This design comes from an exercise in tuning for small area on the open sky130 flow, not from production work. Only simulation tests tie the RTL to the original design; equivalence was not proved. Not every run is shown, and edits may drop behaviour that the tests do not exercise.

### Finished layout with every layer on, run 1

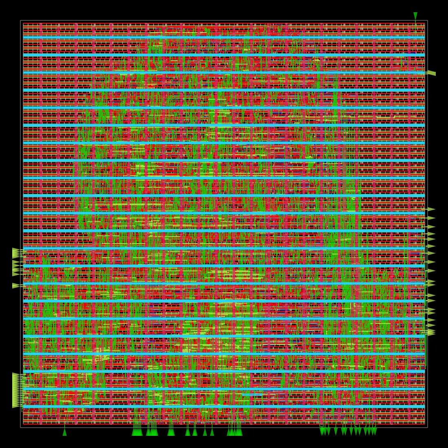
### Routed clock nets over the placement, run 1

Scale: 1.5 px per um.
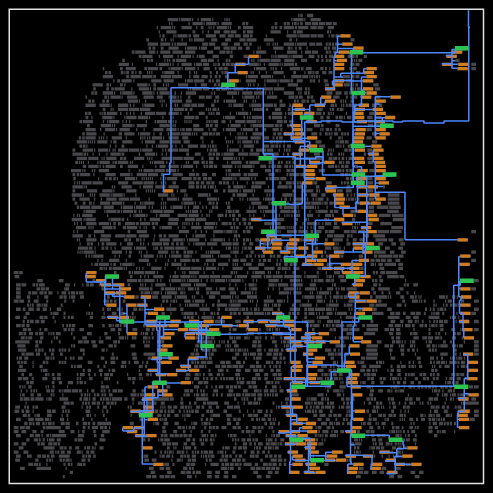
### A small window of the routed layout, run 1

Region (143, 80) to (173, 110) um. Cells in grey, sequential cells in the stronger grey; small squares are vias.
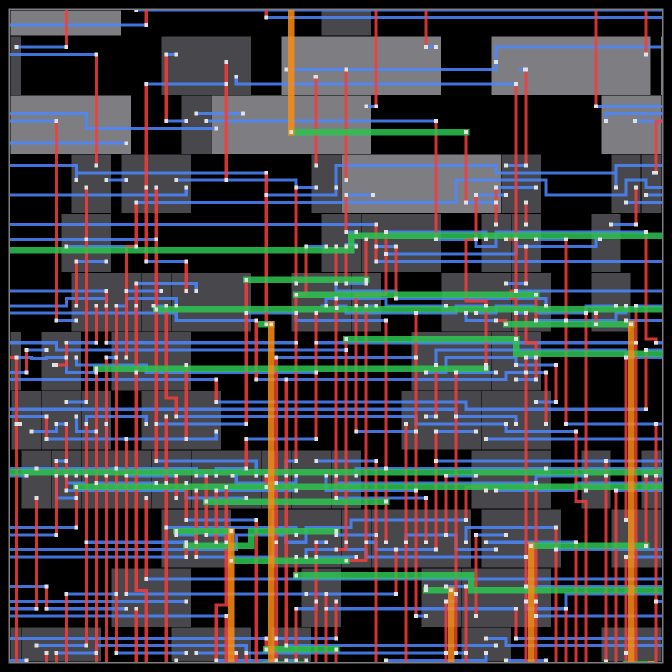
`constraint.sdc`:
```
create_clock -name core_clock -period 9.0 [get_ports {clk}]
set_input_delay 1.8000 -clock core_clock [delete_from_list [all_inputs] [get_ports {clk}]]
set_output_delay 1.8000 -clock core_clock [all_outputs]
set_load 0.01 [all_outputs]
```
`design.v`:
```
`timescale 1ns / 1ps
module Posit_mult_N32_ES6_PIPE6(clk, in1, in2, start, out, inf, zero, done);
function [31:0] log2;
input reg [31:0] value;
	begin
	value = value-1;
	for (log2=0; value>0; log2=log2+1)
        	value = value>>1;
      	end
endfunction
parameter N = 32;
parameter Bs = log2(N); 
parameter es = 6;
input clk;
input [N-1:0] in1, in2;
input start; 
output reg [N-1:0] out;
output reg inf, zero;
output reg done;
wire start0= start;
wire s1 = in1[N-1];
wire s2 = in2[N-1];
wire zero_tmp1 = |in1[N-2:0];
wire zero_tmp2 = |in2[N-2:0];
wire inf1 = in1[N-1] & (~zero_tmp1),
	inf2 = in2[N-1] & (~zero_tmp2);
wire zero1 = ~(in1[N-1] | zero_tmp1),
	zero2 = ~(in2[N-1] | zero_tmp2);
wire inf_t = inf1 | inf2,
	zero_t = zero1 & zero2;
wire rc1, rc2;
wire [Bs-1:0] regime1, regime2;
wire [es-1:0] e1, e2;
wire [N-es-1:0] mant1, mant2;
wire [N-1:0] xin1 = s1 ? -in1 : in1;
wire [N-1:0] xin2 = s2 ? -in2 : in2;
data_extract_N32_ES6 #(.N(N),.es(es)) uut_de1(.in(xin1), .rc(rc1), .regime(regime1), .exp(e1), .mant(mant1));
data_extract_N32_ES6 #(.N(N),.es(es)) uut_de2(.in(xin2), .rc(rc2), .regime(regime2), .exp(e2), .mant(mant2));
wire [N-es:0] m1 = {zero_tmp1,mant1}, 
	m2 = {zero_tmp2,mant2};
reg start_r00; 
reg s1_r00, s2_r00, inf_r00, zero_r00, rc1_r00, rc2_r00;
reg [Bs-1:0] regime1_r00, regime2_r00;
reg [es-1:0] e1_r00, e2_r00;
reg [N-es:0] m1_r00, m2_r00;
reg start_r0; 
reg s1_r0, s2_r0, inf_r0, zero_r0, rc1_r0, rc2_r0;
reg [Bs-1:0] regime1_r0, regime2_r0;
reg [es-1:0] e1_r0, e2_r0;
reg [N-es:0] m1_r0, m2_r0;
always @(posedge clk) begin
start_r0 <= start0; 
s1_r0 <= s1; 
s2_r0 <= s2; 
inf_r0 <= inf_t; 
zero_r0 <= zero_t; 
rc1_r0 <= rc1; 
rc2_r0 <= rc2;
regime1_r0 <= regime1; 
regime2_r0 <= regime2; 
e1_r0 <= e1; 
e2_r0 <= e2;
m1_r0 <= m1; 
m2_r0 <= m2;
end
wire [53:0] mult_m_r2;
wire [47:0] mult_P;
Mantissa_Multiplier_24x24 m24 (.clk(clk), .a(m1_r0[N-es:3]), .b(m2_r0[N-es:3]), .product(mult_P));
assign mult_m_r2 = {mult_P,6'b0};
reg start_r1; 
reg s1_r1, s2_r1, inf_r1, zero_r1, rc1_r1, rc2_r1;
reg [Bs-1:0] regime1_r1, regime2_r1;
reg [es-1:0] e1_r1, e2_r1;
reg [N-es:0] m1_r1, m2_r1;
reg start_r2; 
reg s1_r2, s2_r2, inf_r2, zero_r2, rc1_r2, rc2_r2;
reg [Bs-1:0] regime1_r2, regime2_r2;
reg [es-1:0] e1_r2, e2_r2;
reg [N-es:0] m1_r2, m2_r2;
always @(posedge clk) begin
start_r1 <= start_r0; 
s1_r1 <= s1_r0; 
s2_r1 <= s2_r0; 
inf_r1 <= inf_r0; 
zero_r1 <= zero_r0; 
rc1_r1 <= rc1_r0; 
rc2_r1 <= rc2_r0;
regime1_r1 <= regime1_r0; 
regime2_r1 <= regime2_r0; 
e1_r1 <= e1_r0; 
e2_r1 <= e2_r0;
m1_r1 <= m1_r0; 
m2_r1 <= m2_r0;
start_r2 <= start_r1; 
s1_r2 <= s1_r1; 
s2_r2 <= s2_r1; 
inf_r2 <= inf_r1; 
zero_r2 <= zero_r1; 
rc1_r2 <= rc1_r1; 
rc2_r2 <= rc2_r1;
regime1_r2 <= regime1_r1; 
regime2_r2 <= regime2_r1; 
e1_r2 <= e1_r1; 
e2_r2 <= e2_r1;
m1_r2 <= m1_r1; 
m2_r2 <= m2_r1;
end
wire mult_s = s1_r2 ^ s2_r2;
wire mult_m_ovf = mult_m_r2[2*(N-es)+1];
wire [2*(N-es)+1:0] mult_mN = ~mult_m_ovf ? mult_m_r2 << 1'b1 : mult_m_r2;
wire [Bs+1:0] r1 = rc1_r2 ? {2'b0,regime1_r2} : -regime1_r2;
wire [Bs+1:0] r2 = rc2_r2 ? {2'b0,regime2_r2} : -regime2_r2;
wire [Bs+es+1:0] mult_e  =  {r1, e1_r2} + {r2, e2_r2} + mult_m_ovf;
wire [es+Bs:0] mult_eN = mult_e[es+Bs+1] ? -mult_e : mult_e;
wire [es-1:0] e_o = mult_e[es-1:0];
wire [Bs:0] r_o = (~mult_e[es+Bs+1] || (|mult_e[es-1:0])) + mult_eN[es+Bs:es];
wire [2*N-1+3:0]tmp_o = {{N{~mult_e[es+Bs+1]}},mult_e[es+Bs+1],e_o,mult_mN[2*(N-es):2*(N-es)-(N-es-1)+1], mult_mN[2*(N-es)-(N-es-1):2*(N-es)-(N-es-1)-1], |mult_mN[2*(N-es)-(N-es-1)-2:0] }; 
reg start_r3, mult_s_r3, inf_r3, zero_r3;
reg [2*N-1+3:0] tmp_o_r3;
reg [Bs:0] r_o_r3;
reg [2*(N-es)+1:0] mult_mN_r3;
always @(posedge clk) begin
start_r3 <= start_r2; mult_s_r3 <= mult_s; inf_r3 <= inf_r2; zero_r3 <= zero_r2;
r_o_r3 <= r_o;
tmp_o_r3 <= tmp_o;
mult_mN_r3 <= mult_mN;
end
wire [3*N-1+3:0] tmp1_o;
DSR_right_N_S #(.N(3*N+3), .S(Bs+1)) dsr2 (.a({tmp_o_r3,{N{1'b0}}}), .b(r_o_r3[Bs] ? {Bs{1'b1}} : r_o_r3), .c(tmp1_o));
wire L = tmp1_o[N+4], G = tmp1_o[N+3], R = tmp1_o[N+2], St = |tmp1_o[N+1:0],
     ulp = ((G & (R | St)) | (L & G & ~(R | St)));
wire [N-1:0] rnd_ulp = {{N-1{1'b0}},ulp};
wire [N-1:0] tmp1_o_rnd = (r_o_r3 < N-es-2) ? tmp1_o[2*N-1+3:N+3] + rnd_ulp : tmp1_o[2*N-1+3:N+3];
wire [N-1:0] tmp1_oN = mult_s_r3 ? -tmp1_o_rnd : tmp1_o_rnd;
wire [N-1:0] out_tmp = inf_r3|zero_r3|(~mult_mN_r3[2*(N-es)+1]) ? {inf_r3,{N-1{1'b0}}} : {mult_s_r3, tmp1_oN[N-1:1]};
always @(posedge clk) begin
out <= out_tmp;
done <= start_r3;
inf <= inf_r3;
zero <= zero_r3;
end
endmodule
module data_extract_N32_ES6(in, rc, regime, exp, mant);
function [31:0] log2;
input reg [31:0] value;
	begin
	value = value-1;
	for (log2=0; value>0; log2=log2+1)
        value = value>>1;
    end
endfunction
parameter N=32;
parameter Bs=log2(N);
parameter es = 5;
input [N-1:0] in;
output rc;
output [Bs-1:0] regime;
output [es-1:0] exp;
output [N-es-1:0] mant;
wire [N-1:0] xin = in;
assign rc = xin[N-2];
wire [N-1:0] xin_r = rc ? ~xin : xin;
wire [Bs-1:0] k;
LOD_32 uut_lod32_5 (.in({xin_r[N-2:0],rc^1'b0}), .out(k));
assign regime = rc ? k-1 : k;
wire [N-1:0] xin_tmp;
DSR_left_N_S #(.N(N), .S(Bs)) ls (.a({xin[N-3:0],2'b0}),.b(k),.c(xin_tmp));
assign exp= xin_tmp[N-1:N-es];
assign mant= xin_tmp[N-es-1:0];
endmodule
module DSR_left_N_S(a,b,c);
        parameter N=16;
        parameter S=4;
        input [N-1:0] a;
        input [S-1:0] b;
        output [N-1:0] c;
wire [N-1:0] tmp [S-1:0];
assign tmp[0]  = b[0] ? a << 7'd1  : a; 
genvar i;
generate
	for (i=1; i<S; i=i+1)begin:loop_blk
		assign tmp[i] = b[i] ? tmp[i-1] << 2**i : tmp[i-1];
	end
endgenerate
assign c = tmp[S-1];
endmodule
module DSR_right_N_S(a,b,c);
        parameter N=16;
        parameter S=4;
        input [N-1:0] a;
        input [S-1:0] b;
        output [N-1:0] c;
wire [N-1:0] tmp [S-1:0];
assign tmp[0]  = b[0] ? a >> 7'd1  : a; 
genvar i;
generate
	for (i=1; i<S; i=i+1)begin:loop_blk
		assign tmp[i] = b[i] ? tmp[i-1] >> 2**i : tmp[i-1];
	end
endgenerate
assign c = tmp[S-1];
endmodule
module Mantissa_Multiplier_24x24
(
input clk,
input[ 24 - 1 : 0 ] a,
input[ 24 - 1 : 0 ] b,
output[ 48 - 1 : 0 ] product
);
wire [ 24 - 1 : 17 ] a_h = a [ 24 - 1 : 17 ];
wire [ 17 - 1 : 0 ] a_l = a [ 17 - 1 : 0 ];
reg [ 24 + 7 - 1 : 0 ] product_h;
reg [ 24 + 17 - 1 : 0 ] product_l;
always@( posedge clk ) begin
    product_h <= a_h * b;
    product_l <= a_l * b;
end
wire [ 48 - 1 : 0 ]  product_h_complete = { product_h, 17'd0 };
reg[ 48 - 1 : 0 ] product_reg;
always@( posedge clk ) begin
    product_reg <= product_h_complete + product_l;
end
assign product = product_reg;
endmodule
module LOD_32(in, out);
input [31:0] in;
output [4:0] out;
wire [3:0] out_l, out_h;
wire out_vl, out_vh;
LOD16_4 pl(.in(in[15:0]), .out(out_l), .out_v(out_vl));
LOD16_4 ph(.in(in[31:16]), .out(out_h), .out_v(out_vh));
assign out = out_vh ? {1'b0,out_h} : {out_vl,out_l};
endmodule
module LOD16_4(in, out, out_v);
input [15:0] in;
output [3:0] out;
output out_v;
wire [2:0] out_l, out_h;
wire out_vl, out_vh;
LOD8_3 pl(.in(in[7:0]), .out(out_l), .out_v(out_vl));
LOD8_3 ph(.in(in[15:8]), .out(out_h), .out_v(out_vh));
assign out = out_vh ? {1'b0,out_h} : {out_vl,out_l};
assign out_v = out_vl | out_vh;
endmodule
module LOD8_3(in, out, out_v);
input [7:0] in;
output [2:0] out;
output out_v;
wire [1:0] out_l, out_h;
wire out_vl, out_vh;
LOD4_2 pl(.in(in[3:0]), .out(out_l), .out_v(out_vl));
LOD4_2 ph(.in(in[7:4]), .out(out_h), .out_v(out_vh));
assign out = out_vh ? {1'b0,out_h} : {out_vl,out_l};
assign out_v = out_vl | out_vh;
endmodule
module LOD4_2(in, out, out_v);
input [3:0] in;
output [1:0] out;
output out_v;
wire out_l, out_h;
wire out_vl, out_vh;
LOD2_1 pl(.in(in[1:0]), .out(out_l), .out_v(out_vl));
LOD2_1 ph(.in(in[3:2]), .out(out_h), .out_v(out_vh));
assign out = out_vh ? {1'b0,out_h} : {out_vl,out_l};
assign out_v = out_vl | out_vh;
endmodule
module LOD2_1(in, out, out_v);
input [1:0] in;
output out;
output out_v;
assign out = ~in[1] & in[0];
assign out_v = |in;
endmodule
```
`config.mk`:
```
export PLATFORM = sky130hd
export DESIGN_NAME = Posit_mult_N32_ES6_PIPE6
export DESIGN_NICKNAME = Posit_mult_N32_ES6_PIPE6
export VERILOG_FILES = /design/flow/design.v
export SDC_FILE = /design/flow/constraint.sdc
export NUM_CORES = 4
export LEC_CHECK = 0
export CAP_MARGIN = 20
export CORE_MARGIN = 2
export CORE_UTILIZATION = 40
export SLEW_MARGIN = 20
```
`run.sh`:
```
#!/bin/bash
# synth_recipe.tcl (not shown) runs the flow's synth.tcl, then flattens the netlist and writes it again
# the make line also repeats each setting of config.mk as NAME=value (left out here)
make -C /OpenROAD-flow-scripts/flow DESIGN_CONFIG=/design/flow/config.mk WORK_HOME=/design/flow/orfs CLKGATE_MAP_FILE= SYNTH_SCRIPT=/design/flow/synth_recipe.tcl finish
```
==> results.txt, run 1 <==
status=no timing/DRC/antenna violations; Seq/total area=15.95%; Top class by area=multi-input gates; flip-flop and latch count=337; Crit Path Category=reg2reg; design area=0.04233 mm^2; DRT iter0 DRCs=2,147; largest net degree at the start of global routing=38; worst-path maximum fanout=15; vias in the first global route=32,280; multi-input logic area=0.02894 mm^2; via/cell ratio=5.495; layout cell share with drive strength beyond 1=7.581%; RR Endpoint=m24.product_l[39]$_DFF_P_; Multi-In Gates=3,344; clock latency at the later pin of the worst-skew pair=0.59 ns; register area share after synthesis=17.43%; synth cell count leaders=nand2_1, inv_1, fa_1; # hold bufs at CTS=0; Max Clock Freq=131.0 MHz; Final Util=43.97%; multi-input combinational area share=68.38%; post-synthesis mux area share=7.253%; Post-synth EDFFs=0; synthesized netlist cell count=4,447; Reg area=0.006753 mm^2; Post-route DRC=0; routability cong.=0.9521; Tot GR Track Use=21.80%; HPWL Detailed=85.33 mm; slew margin rel.=25.46%; CP Launch Type=flop; hold_sp=m24.product_l[14]$_DFF_P_; Max Root-Sink Buffers=3; first-pass detailed-route iteration total=5; initial antenna violation count=2; I/O pin count=101; min setup slack post-route=1.366 ns; cell count after placement=5,677; clk slew on worst S/H paths=0.07 ns; Post-CTS Setup Inserts=0; Die H=315.1 um; nets=5,159; Hold Path End=m24.product_reg[14]$_DFF_P_; final cell count without fillers=5,748; DRT antenna net count=0; Synth top area share=22.80%; required time of the critical path=9.50 ns; global route overflow=0
## Picture notes: 'Finished layout with every layer on'
die area: 0.09929 mm^2
row count: 114

## Picture notes: 'Routed clock nets over the placement'
legend:
  orange:
    item: flip-flops
    count: 337
  blue:
    item: clock wires
    length: 4,580 um
  green:
    item: clock-net drivers
    count: 39
routed clock nets: 40

## Picture notes: 'A small window of the routed layout'
legend:
  orange:
    layer: M4
  green:
    layer: M3
  red:
    layer: M2
  blue:
    layer: M1
cells with their middle in the window: 61
sequential cells in the window: 5
netlist names of flops here include: `m2_r0` (5)
most frequent: mux2i_1 (12)

-- run 1: worst max-delay path, cell delays in order, from the launching register on --
cell,delay (ns)
dfxtp_1,0.77
buf_4,0.31
nand2_1,0.10
fa_1,0.57
inv_1,0.05
fa_1,0.53
inv_1,0.05
fa_1,0.50
inv_1,0.05
fa_1,0.54
fa_1,0.43
fa_1,0.45
ha_1,0.37
a21o_1,0.20
a21o_1,0.16
a21o_1,0.19
a21o_1,0.17
a21oi_1,0.27
nor2b_1,0.18
a31o_2,0.17
a21oi_1,0.12
a221oi_1,0.38
a21oi_1,0.15
and4_1,0.22
a2111oi_0,0.46
xnor2_1,0.17
-- run 1: per-layer routing --
metal	part of all wire (%)	GRT usage, %	vias to the layer above
met5	0.012	0	-
met4	3.1	6.797	2
met3	5.5	2.480	217
met2	47	36.69	993
met1	44	29.25	15440
li1	-	-	14930
-- run 1: how the worst max path moves through the flow --
stage               slack [ns]                         to
finish                    1.37  m24.product_l[39]$_DFF_P_
global route              0.88  m24.product_l[39]$_DFF_P_
CTS                       1.33  m24.product_l[39]$_DFF_P_
detailed placement        1.26           e2_r0[5]$_DFF_P_
global placement          1.40           e2_r0[5]$_DFF_P_
floorplan                 2.24  m24.product_l[39]$_DFF_P_
-- run 1: cells in the final DEF, fill, tap and decap left out, types with 33 or more instances in the layout --
| master | Yosys | routed |
|---|---|---|
| a21o_1 | 35 | 35 |
| a21oi_1 | 158 | 158 |
| and2_1 | 240 | 240 |
| buf_4 | 7 | 79 |
| clkbuf_16 | 0 | 39 |
| clkdlybuf4s50_1 | 0 | 99 |
| dfxtp_1 | 337 | 332 |
| fa_1 | 441 | 441 |
| ha_1 | 209 | 209 |
| inv_1 | 534 | 534 |
| mux2_2 | 56 | 56 |
| mux2i_1 | 141 | 141 |
| mux4_2 | 33 | 33 |
| nand2_1 | 546 | 546 |
| nand2b_1 | 33 | 33 |
| nand3_1 | 70 | 70 |
| nor2_1 | 241 | 240 |
| nor3_1 | 80 | 80 |
| nor4_1 | 40 | 40 |
| o21ai_0 | 161 | 161 |
| xnor2_1 | 151 | 151 |
| xor2_1 | 93 | 93 |
### Cells by drive strength, run 1

Scale: 2 px per um.
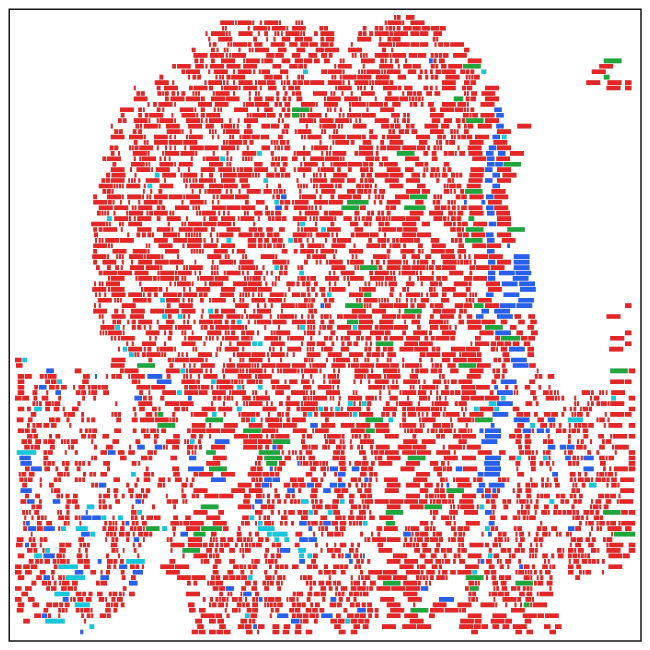

==> run 2: too many edits to list; what changed since run 1 <==
design.v: 273 -> 1462 lines; modules unchanged: 0
  Posit_mult_N32_ES6_PIPE6: edited, 141 -> 63 lines
  posit_dec: new, 23 lines
  fa_cell: new, 6 lines
  fa1_cell: new, 6 lines
  ha_cell: new, 6 lines
  mul24: new, 1092 lines
  cpa48: new, 265 lines
  removed: data_extract_N32_ES6, DSR_left_N_S, DSR_right_N_S, Mantissa_Multiplier_24x24, LOD_32, LOD16_4, LOD8_3, LOD4_2, LOD2_1
==> module posit_dec as of run 2 <==
module posit_dec(in, nz, sgn, sc, frac);
input  [31:0] in;
output nz, sgn;
output [12:0] sc;
output [22:0] frac;
assign sgn = in[31];
assign nz  = |in[30:0];
wire [31:0] xin = sgn ? -in : in;
wire rc = xin[30];
wire [31:0] xr = rc ? ~xin : xin;
wire [31:0] lz = {xr[30:0], rc};
reg [4:0] k;
integer i;
always @* begin
    k = 5'd0;
    for (i = 0; i < 32; i = i + 1)
        if (lz[i]) k = 31 - i;
end
wire [31:0] sft = {xin[29:0], 2'b0} << k;
wire [6:0] rg = rc ? {2'b0, k - 5'd1} : -{2'b0, k};
assign sc   = {rg, sft[31:26]};
assign frac = sft[25:3];
endmodule
==> module cpa48 as of run 2 <==
module cpa48(x, y, sh, allone);
input [47:0] x, y;
output [28:0] sh;
output allone;
wire g0_0 = x[0] & y[0];
wire p0_0 = x[0] ^ y[0];
wire g1_1 = x[1] & y[1];
wire p1_1 = x[1] ^ y[1];
wire g2_2 = x[2] & y[2];
wire p2_2 = x[2] ^ y[2];
wire g3_3 = x[3] & y[3];
wire p3_3 = x[3] ^ y[3];
wire g4_4 = x[4] & y[4];
wire p4_4 = x[4] ^ y[4];
wire g5_5 = x[5] & y[5];
wire p5_5 = x[5] ^ y[5];
wire g6_6 = x[6] & y[6];
wire p6_6 = x[6] ^ y[6];
wire g7_7 = x[7] & y[7];
wire p7_7 = x[7] ^ y[7];
wire g8_8 = x[8] & y[8];
wire p8_8 = x[8] ^ y[8];
wire g9_9 = x[9] & y[9];
wire p9_9 = x[9] ^ y[9];
wire g10_10 = x[10] & y[10];
wire p10_10 = x[10] ^ y[10];
wire g11_11 = x[11] & y[11];
wire p11_11 = x[11] ^ y[11];
wire g12_12 = x[12] & y[12];
wire p12_12 = x[12] ^ y[12];
wire g13_13 = x[13] & y[13];
wire p13_13 = x[13] ^ y[13];
wire g14_14 = x[14] & y[14];
wire p14_14 = x[14] ^ y[14];
wire g15_15 = x[15] & y[15];
wire p15_15 = x[15] ^ y[15];
wire g16_16 = x[16] & y[16];
wire p16_16 = x[16] ^ y[16];
wire g17_17 = x[17] & y[17];
wire p17_17 = x[17] ^ y[17];
wire g18_18 = x[18] & y[18];
wire p18_18 = x[18] ^ y[18];
wire g19_19 = x[19] & y[19];
wire p19_19 = x[19] ^ y[19];
wire g20_20 = x[20] & y[20];
wire p20_20 = x[20] ^ y[20];
wire g21_21 = x[21] & y[21];
wire p21_21 = x[21] ^ y[21];
wire g22_22 = x[22] & y[22];
wire p22_22 = x[22] ^ y[22];
wire g23_23 = x[23] & y[23];
wire p23_23 = x[23] ^ y[23];
wire g24_24 = x[24] & y[24];
wire p24_24 = x[24] ^ y[24];
wire g25_25 = x[25] & y[25];
wire p25_25 = x[25] ^ y[25];
wire g26_26 = x[26] & y[26];
wire p26_26 = x[26] ^ y[26];
wire g27_27 = x[27] & y[27];
wire p27_27 = x[27] ^ y[27];
wire g28_28 = x[28] & y[28];
wire p28_28 = x[28] ^ y[28];
wire g29_29 = x[29] & y[29];
wire p29_29 = x[29] ^ y[29];
wire g30_30 = x[30] & y[30];
wire p30_30 = x[30] ^ y[30];
wire g31_31 = x[31] & y[31];
wire p31_31 = x[31] ^ y[31];
wire g32_32 = x[32] & y[32];
wire p32_32 = x[32] ^ y[32];
wire g33_33 = x[33] & y[33];
wire p33_33 = x[33] ^ y[33];
wire g34_34 = x[34] & y[34];
wire p34_34 = x[34] ^ y[34];
wire g35_35 = x[35] & y[35];
wire p35_35 = x[35] ^ y[35];
wire g36_36 = x[36] & y[36];
wire p36_36 = x[36] ^ y[36];
wire g37_37 = x[37] & y[37];
wire p37_37 = x[37] ^ y[37];
wire g38_38 = x[38] & y[38];
wire p38_38 = x[38] ^ y[38];
wire g39_39 = x[39] & y[39];
wire p39_39 = x[39] ^ y[39];
wire g40_40 = x[40] & y[40];
wire p40_40 = x[40] ^ y[40];
wire g41_41 = x[41] & y[41];
wire p41_41 = x[41] ^ y[41];
wire g42_42 = x[42] & y[42];
wire p42_42 = x[42] ^ y[42];
wire g43_43 = x[43] & y[43];
wire p43_43 = x[43] ^ y[43];
wire g44_44 = x[44] & y[44];
wire p44_44 = x[44] ^ y[44];
wire g45_45 = x[45] & y[45];
wire p45_45 = x[45] ^ y[45];
wire g46_46 = x[46] & y[46];
wire p46_46 = x[46] ^ y[46];
wire g47_47 = x[47] & y[47];
wire p47_47 = x[47] ^ y[47];
wire g1_0 = g1_1 | (p1_1 & g0_0);
wire p1_0 = p1_1 & p0_0;
wire g3_2 = g3_3 | (p3_3 & g2_2);
wire p3_2 = p3_3 & p2_2;
wire g5_4 = g5_5 | (p5_5 & g4_4);
wire p5_4 = p5_5 & p4_4;
wire g7_6 = g7_7 | (p7_7 & g6_6);
wire p7_6 = p7_7 & p6_6;
wire g9_8 = g9_9 | (p9_9 & g8_8);
wire p9_8 = p9_9 & p8_8;
wire g11_10 = g11_11 | (p11_11 & g10_10);
wire p11_10 = p11_11 & p10_10;
wire g13_12 = g13_13 | (p13_13 & g12_12);
wire p13_12 = p13_13 & p12_12;
wire g15_14 = g15_15 | (p15_15 & g14_14);
wire p15_14 = p15_15 & p14_14;
wire g17_16 = g17_17 | (p17_17 & g16_16);
wire p17_16 = p17_17 & p16_16;
wire g19_18 = g19_19 | (p19_19 & g18_18);
wire p19_18 = p19_19 & p18_18;
wire g21_20 = g21_21 | (p21_21 & g20_20);
wire p21_20 = p21_21 & p20_20;
wire g23_22 = g23_23 | (p23_23 & g22_22);
wire p23_22 = p23_23 & p22_22;
wire g25_24 = g25_25 | (p25_25 & g24_24);
wire p25_24 = p25_25 & p24_24;
wire g27_26 = g27_27 | (p27_27 & g26_26);
wire p27_26 = p27_27 & p26_26;
wire g29_28 = g29_29 | (p29_29 & g28_28);
wire p29_28 = p29_29 & p28_28;
wire g31_30 = g31_31 | (p31_31 & g30_30);
wire p31_30 = p31_31 & p30_30;
wire g33_32 = g33_33 | (p33_33 & g32_32);
wire p33_32 = p33_33 & p32_32;
wire g35_34 = g35_35 | (p35_35 & g34_34);
wire p35_34 = p35_35 & p34_34;
wire g37_36 = g37_37 | (p37_37 & g36_36);
wire p37_36 = p37_37 & p36_36;
wire g39_38 = g39_39 | (p39_39 & g38_38);
wire p39_38 = p39_39 & p38_38;
wire g41_40 = g41_41 | (p41_41 & g40_40);
wire p41_40 = p41_41 & p40_40;
wire g43_42 = g43_43 | (p43_43 & g42_42);
wire p43_42 = p43_43 & p42_42;
wire g45_44 = g45_45 | (p45_45 & g44_44);
wire p45_44 = p45_45 & p44_44;
wire g47_46 = g47_47 | (p47_47 & g46_46);
wire p47_46 = p47_47 & p46_46;
wire g3_0 = g3_2 | (p3_2 & g1_0);
wire p3_0 = p3_2 & p1_0;
wire g7_4 = g7_6 | (p7_6 & g5_4);
wire p7_4 = p7_6 & p5_4;
wire g11_8 = g11_10 | (p11_10 & g9_8);
wire p11_8 = p11_10 & p9_8;
wire g15_12 = g15_14 | (p15_14 & g13_12);
wire p15_12 = p15_14 & p13_12;
wire g19_16 = g19_18 | (p19_18 & g17_16);
wire p19_16 = p19_18 & p17_16;
wire g23_20 = g23_22 | (p23_22 & g21_20);
wire p23_20 = p23_22 & p21_20;
wire g27_24 = g27_26 | (p27_26 & g25_24);
wire p27_24 = p27_26 & p25_24;
wire g31_28 = g31_30 | (p31_30 & g29_28);
wire p31_28 = p31_30 & p29_28;
wire g35_32 = g35_34 | (p35_34 & g33_32);
wire p35_32 = p35_34 & p33_32;
wire g39_36 = g39_38 | (p39_38 & g37_36);
wire p39_36 = p39_38 & p37_36;
wire g43_40 = g43_42 | (p43_42 & g41_40);
wire p43_40 = p43_42 & p41_40;
wire g47_44 = g47_46 | (p47_46 & g45_44);
wire p47_44 = p47_46 & p45_44;
wire g7_0 = g7_4 | (p7_4 & g3_0);
wire p7_0 = p7_4 & p3_0;
wire g15_8 = g15_12 | (p15_12 & g11_8);
wire p15_8 = p15_12 & p11_8;
wire g23_16 = g23_20 | (p23_20 & g19_16);
wire p23_16 = p23_20 & p19_16;
wire g31_24 = g31_28 | (p31_28 & g27_24);
wire p31_24 = p31_28 & p27_24;
wire g39_32 = g39_36 | (p39_36 & g35_32);
wire p39_32 = p39_36 & p35_32;
wire g47_40 = g47_44 | (p47_44 & g43_40);
wire p47_40 = p47_44 & p43_40;
wire g15_0 = g15_8 | (p15_8 & g7_0);
wire p15_0 = p15_8 & p7_0;
wire g31_16 = g31_24 | (p31_24 & g23_16);
wire p31_16 = p31_24 & p23_16;
wire g47_32 = g47_40 | (p47_40 & g39_32);
wire p47_32 = p47_40 & p39_32;
wire g31_0 = g31_16 | (p31_16 & g15_0);
wire p31_0 = p31_16 & p15_0;
wire g2_0 = g2_2 | (p2_2 & g1_0);
wire g4_0 = g4_4 | (p4_4 & g3_0);
wire g5_0 = g5_4 | (p5_4 & g3_0);
wire g6_0 = g6_6 | (p6_6 & g5_0);
wire g8_0 = g8_8 | (p8_8 & g7_0);
wire g9_0 = g9_8 | (p9_8 & g7_0);
wire g10_0 = g10_10 | (p10_10 & g9_0);
wire g11_0 = g11_8 | (p11_8 & g7_0);
wire g12_0 = g12_12 | (p12_12 & g11_0);
wire g13_0 = g13_12 | (p13_12 & g11_0);
wire g14_0 = g14_14 | (p14_14 & g13_0);
wire g16_0 = g16_16 | (p16_16 & g15_0);
wire g17_0 = g17_16 | (p17_16 & g15_0);
wire g18_0 = g18_18 | (p18_18 & g17_0);
wire g19_0 = g19_16 | (p19_16 & g15_0);
wire g20_0 = g20_20 | (p20_20 & g19_0);
wire g21_0 = g21_20 | (p21_20 & g19_0);
wire g22_0 = g22_22 | (p22_22 & g21_0);
wire g23_0 = g23_16 | (p23_16 & g15_0);
wire g24_0 = g24_24 | (p24_24 & g23_0);
wire g25_0 = g25_24 | (p25_24 & g23_0);
wire g26_0 = g26_26 | (p26_26 & g25_0);
wire g27_0 = g27_24 | (p27_24 & g23_0);
wire g28_0 = g28_28 | (p28_28 & g27_0);
wire g29_0 = g29_28 | (p29_28 & g27_0);
wire g30_0 = g30_30 | (p30_30 & g29_0);
wire g32_0 = g32_32 | (p32_32 & g31_0);
wire g33_0 = g33_32 | (p33_32 & g31_0);
wire g34_0 = g34_34 | (p34_34 & g33_0);
wire g35_0 = g35_32 | (p35_32 & g31_0);
wire g36_0 = g36_36 | (p36_36 & g35_0);
wire g37_0 = g37_36 | (p37_36 & g35_0);
wire g38_0 = g38_38 | (p38_38 & g37_0);
wire g39_0 = g39_32 | (p39_32 & g31_0);
wire g40_0 = g40_40 | (p40_40 & g39_0);
wire g41_0 = g41_40 | (p41_40 & g39_0);
wire g42_0 = g42_42 | (p42_42 & g41_0);
wire g43_0 = g43_40 | (p43_40 & g39_0);
wire g44_0 = g44_44 | (p44_44 & g43_0);
wire g45_0 = g45_44 | (p45_44 & g43_0);
wire g46_0 = g46_46 | (p46_46 & g45_0);
wire g47_0 = g47_32 | (p47_32 & g31_0);
assign sh[0] = p19_19 ^ g18_0;
assign sh[1] = p20_20 ^ g19_0;
assign sh[2] = p21_21 ^ g20_0;
assign sh[3] = p22_22 ^ g21_0;
assign sh[4] = p23_23 ^ g22_0;
assign sh[5] = p24_24 ^ g23_0;
assign sh[6] = p25_25 ^ g24_0;
assign sh[7] = p26_26 ^ g25_0;
assign sh[8] = p27_27 ^ g26_0;
assign sh[9] = p28_28 ^ g27_0;
assign sh[10] = p29_29 ^ g28_0;
assign sh[11] = p30_30 ^ g29_0;
assign sh[12] = p31_31 ^ g30_0;
assign sh[13] = p32_32 ^ g31_0;
assign sh[14] = p33_33 ^ g32_0;
assign sh[15] = p34_34 ^ g33_0;
assign sh[16] = p35_35 ^ g34_0;
assign sh[17] = p36_36 ^ g35_0;
assign sh[18] = p37_37 ^ g36_0;
assign sh[19] = p38_38 ^ g37_0;
assign sh[20] = p39_39 ^ g38_0;
assign sh[21] = p40_40 ^ g39_0;
assign sh[22] = p41_41 ^ g40_0;
assign sh[23] = p42_42 ^ g41_0;
assign sh[24] = p43_43 ^ g42_0;
assign sh[25] = p44_44 ^ g43_0;
assign sh[26] = p45_45 ^ g44_0;
assign sh[27] = p46_46 ^ g45_0;
assign sh[28] = p47_47 ^ g46_0;
assign allone = p0_0 & (p1_1 ^ g0_0) & (p2_2 ^ g1_1) & (p3_3 ^ g2_2) & (p4_4 ^ g3_3) & (p5_5 ^ g4_4) & (p6_6 ^ g5_5) & (p7_7 ^ g6_6) & (p8_8 ^ g7_7) & (p9_9 ^ g8_8) & (p10_10 ^ g9_9) & (p11_11 ^ g10_10) & (p12_12 ^ g11_11) & (p13_13 ^ g12_12) & (p14_14 ^ g13_13) & (p15_15 ^ g14_14) & (p16_16 ^ g15_15) & (p17_17 ^ g16_16) & (p18_18 ^ g17_17);
endmodule
==> module ha_cell as of run 2 <==
module ha_cell(a, b, s, co);
input a, b;
output s, co;
assign s  = a ^ b;
assign co = a & b;
endmodule
==> module fa1_cell as of run 2 <==
module fa1_cell(a, b, s, co);
input a, b;
output s, co;
assign s  = ~(a ^ b);
assign co = a | b;
endmodule
==> module fa_cell as of run 2 <==
module fa_cell(a, b, c, s, co);
input a, b, c;
output s, co;
assign s  = a ^ b ^ c;
assign co = (a & b) | (a & c) | (b & c);
endmodule
==> module Posit_mult_N32_ES6_PIPE6 as of run 2 <==
module Posit_mult_N32_ES6_PIPE6(clk, in1, in2, start, out, inf, zero, done);
input clk;
input [31:0] in1, in2;
input start;
output [31:0] out;
output inf, zero;
output done;
wire nz1, nz2, sg1, sg2;
wire [12:0] x1, x2;      
wire [22:0] f1, f2;      
posit_dec u_dec1 (.in(in1), .nz(nz1), .sgn(sg1), .sc(x1), .frac(f1));
posit_dec u_dec2 (.in(in2), .nz(nz2), .sgn(sg2), .sc(x2), .frac(f2));
wire kill_t = ~(nz1 & nz2);                  
wire inf_t  = (sg1 & ~nz1) | (sg2 & ~nz2);
wire zero_t = ~(sg1 | nz1) & ~(sg2 | nz2);
wire sgn_t  = kill_t ? inf_t : (sg1 ^ sg2);
reg        d1, k1, s1, z1;
reg [12:0] e1;
reg [22:0] fa1, fb1;
always @(posedge clk) begin
    d1  <= start;
    k1  <= kill_t;
    s1  <= sgn_t;
    z1  <= zero_t;
    e1  <= x1 + x2;
    fa1 <= f1;
    fb1 <= f2;
end
wire [28:0] ph;          
wire        pst;         
mul24 u_mul (.a(fa1), .b(fb1), .an(~fa1), .bn(~fb1), .ph(ph), .pst(pst));
reg        d2, k2, s2, z2, st2;
reg [12:0] e2;
reg [28:0] p2;
always @(posedge clk) begin
    d2  <= d1;
    k2  <= k1;
    s2  <= s1;
    z2  <= z1;
    e2  <= e1;
    p2  <= ph;
    st2 <= pst;
end
wire ovf = p2[28];
wire [26:0] mf  = ovf ? p2[27:1] : p2[26:0];
wire        st0 = ovf ? (p2[0] | st2) : st2;
wire [12:0] ee  = e2 + ovf;
wire        neg = ee[12];
wire [5:0]  ro  = (ee[11:6] ^ {6{neg}}) + 6'd1;    
wire [4:0]  sh  = ro[5] ? 5'd31 : ro[4:0];
wire [66:0] tv = {{32{~neg}}, neg, ee[5:0], mf, st0};
wire [66:0] tw = tv >> sh;
wire [30:0] y  = tw[34:4];
wire g  = tw[3], r = tw[2];
wire stk = |(tv & ~({67{1'b1}} << (sh + 2)));
wire ulp = g & (r | stk | y[0]) & (ro < 6'd24);
wire inc = s2 ? ~g : ulp;
wire [30:0] mag = (y ^ {31{s2}}) + inc;
assign out  = {s2, k2 ? 31'd0 : mag};
assign inf  = k2 & s2;
assign zero = z2;
assign done = d2;
endmodule
--- a/config.mk
+++ b/config.mk
@@ -6,6 +6,9 @@
 export NUM_CORES = 4
 export LEC_CHECK = 0
+export ABC_AREA = 1
 export CAP_MARGIN = 20
 export CORE_MARGIN = 2
 export CORE_UTILIZATION = 40
 export SLEW_MARGIN = 20
+export SYNTH_HIERARCHICAL = 1
+export SYNTH_MINIMUM_KEEP_SIZE = 0
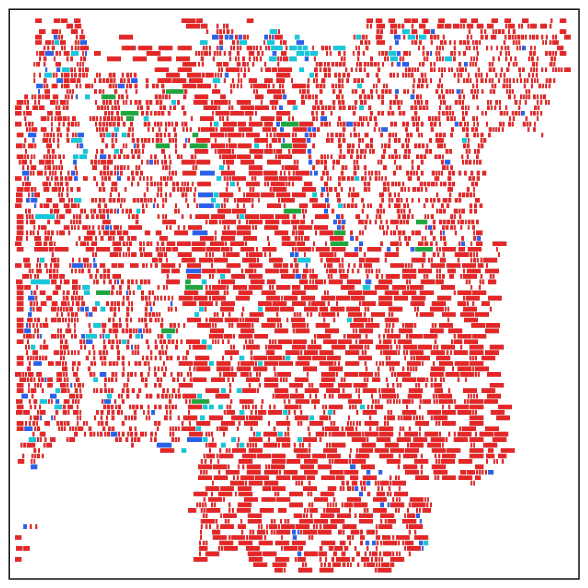
*Cells by drive strength, run 2*
Scale: 2 px per um.
legend:
  green:
    size: x6 and larger
    cells: 19
  red:
    size: x1 and smaller
    cells: 4,089
  blue:
    size: x2
    cells: 164
  cyan:
    size: x3 and x4
    cells: 115

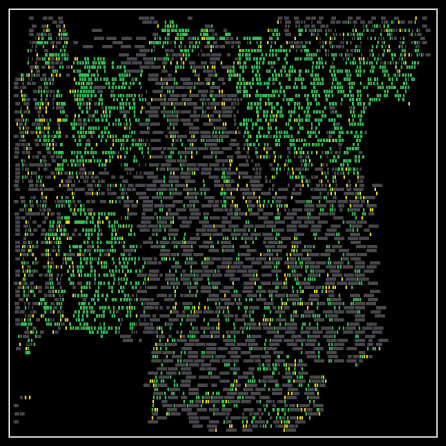
*Gate-type map, run 2*
Scale: 1.5 px per um.
legend:
  green:
    family: nand cells
    cells: 2,278
    most_used: nand2_1
    where: spread over the die
  yellow:
    family: inv cells
    cells: 453
    most_used: inv_1
    where: spread over the die

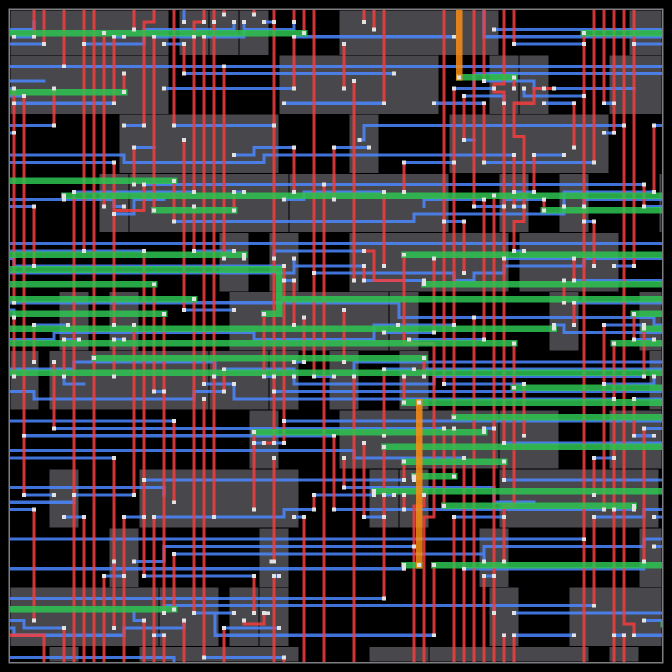
*A small window of the routed layout, run 2*
Region (127, 70) to (157, 100) um. Cells in grey, sequential cells in the stronger grey; small squares are vias.
legend:
  blue:
    layer: M1
  orange:
    layer: M4
  green:
    layer: M3
  red:
    layer: M2
most frequent: nand2_1 (25), fa_1 (15), inv_1 (5)
sequential cells in the window: 0
cells with their middle in the window: 51

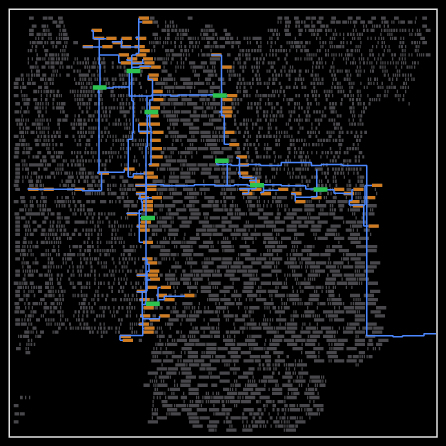
*Routed clock nets over the placement, run 2*
Scale: 1.5 px per um.
legend:
  orange:
    item: flip-flops
    count: 110
  green:
    item: clock-net drivers
    count: 9
  blue:
    item: clock wires
    length: 1,690 um
routed clock nets: 10

==> results.txt, run 2 <==
Max Root-Sink Buffers=2 (-1); clock latency at the later pin of the worst-skew pair=0.39 ns (-0.20 ns); design area=0.03333 mm^2 (-21%); I/O pin count=101 (unchanged); most frequent cells in the layout=nand2_1, nand3_1, fa_1; nets=5,090 (-1.3%); Critical path destination=out[25]; register area share after synthesis=7.013% (-10 points); row count=102 (-11%); Post-CTS Setup Inserts=0 (unchanged); Max Clock Freq=119.0 MHz (-9.2%); status=no timing/DRC/antenna violations; die area=0.08076 mm^2 (-19%); delay of the slowest critical-path stage=0.55 ns (-0.22 ns); # hold bufs at CTS=0 (unchanged); CP Launch Type=flop; commonest non-fill, non-tap cell in the layout=nand2_1; largest net degree at the start of global routing=54 (+42%); HPWL Detailed=78.96 mm (-7.5%); routability cong.=0.9520 (about the same); DRT iter0 DRCs=2,871 (+34%); Die H=284.2 um (-9.8%); via/cell ratio=5.408 (-1.6%); RR Endpoint=p2[27]$_DFF_P_; Post-route DRC=0 (unchanged); first-pass detailed-route iteration total=6 (+1); global route overflow=0 (unchanged); Crit Path Category=reg2out
run 2: worst min-delay path by stage:
stage | endpoint | from | cells after the start
after floorplan | d2$_DFF_P_ | d1$_DFF_P_ | 0
after global placement | e2[1]$_DFF_P_ | e1[1]$_DFF_P_ | 0
after detailed placement | e2[1]$_DFF_P_ | e1[1]$_DFF_P_ | 0
after CTS | e2[1]$_DFF_P_ | e1[1]$_DFF_P_ | 0
after global routing | e2[1]$_DFF_P_ | e1[1]$_DFF_P_ | 0
final | e2[1]$_DFF_P_ | e1[1]$_DFF_P_ | 0
run 2: logic make-up (layout without fill, tap and decap cells):
kind of cell	Yosys count	after routing	share of synthesized area, %
AND/OR/NAND/NOR	2616	2616	37.17
buffers and inverters	683	645	9.564
adder cells (fa/ha/maj)	642	642	37.85
AO/OA/AOI/OAI	211	211	3.917
XOR/XNOR	157	157	4.379
flip-flops	110	110	7.013
multiplexers	3	3	0.09564
other	1	3	0.01194
run 2: critical path, delay by kind of cell (launching register included):
| kind | cells | cell delay (ns) |
|---|---|---|
| AND/OR/NAND/NOR | 20 | 2.83 |
| adder cells (fa/ha/maj) | 6 | 1.59 |
| buffers and inverters | 6 | 0.89 |
| AO/OA/AOI/OAI | 4 | 0.54 |
| flip-flops | 1 | 0.36 |
run 2: layout make-up:
class	count	area (um^2)	area share, %
Clock buffer	9	225.2	0.6758
Timing Repair Buffer	176	1572	4.715
Multi-Input combinational cell	3632	26220	78.67
Tap cell	1040	1301	3.904
Inverter	453	1715	5.147
Clock inverter	7	85.08	0.2553
Sequential cell	110	2211	6.634
run 2: stage by stage:
step | instances | setup slack, ns | hold WS [ns]
after CTS | 5427 | 0.6560 | 0.3330
after global routing | 5427 | 0.01540 | 0.3370
after detailed placement | 5411 | 0.2647 | 0.3121
after global placement | 5411 | 0.3864 | 0.3116
after floorplan | 4425 | 1.951 | 0.3096
final | 5427 | 0.5943 | 0.3336
run 2: layer usage:
metal | track usage, % | up-vias | wire length [um]
met2 | 41.46 | 1215 | 47590
met5 | 0 | - | 0
met4 | 6.724 | 0 | 2482
li1 | - | 13890 | -
met3 | 3.563 | 143 | 7519
met1 | 34.51 | 14100 | 43790

==> what the ideal ports hide <==
In the flow no input, the clock included, has a driving cell. The finished layouts below were timed again as built, in two steps.
Step 1, drivers: a clkbuf_16 drives clk and a buf_2 each remaining input, both assumed.
Step 2 adds t to the input delays and takes it off the output delays; t is the mean of the earliest and latest rising clock arrival at the registers after step 1. Input paths then give back, and output paths get back, about the clock's delay inside the block.
a / b / c = ideal ports / drivers / drivers and shift; a / b = the first two.
run | t (ns) | slack for setup (ns) | worst register clock-pin slew, ns
run 1 | 0.629 | 1.366 / 1.366 / 1.061 | 0.07 / 0.07
run 2 | 0.454 | 0.594 / 0.524 / 0.298 | 0.09 / 0.09
After both steps every run listed still meets setup and hold. For run 1, which loses most, drivers alone change the setup slack by 0.000 ns; drivers and shift together by -0.305 ns.
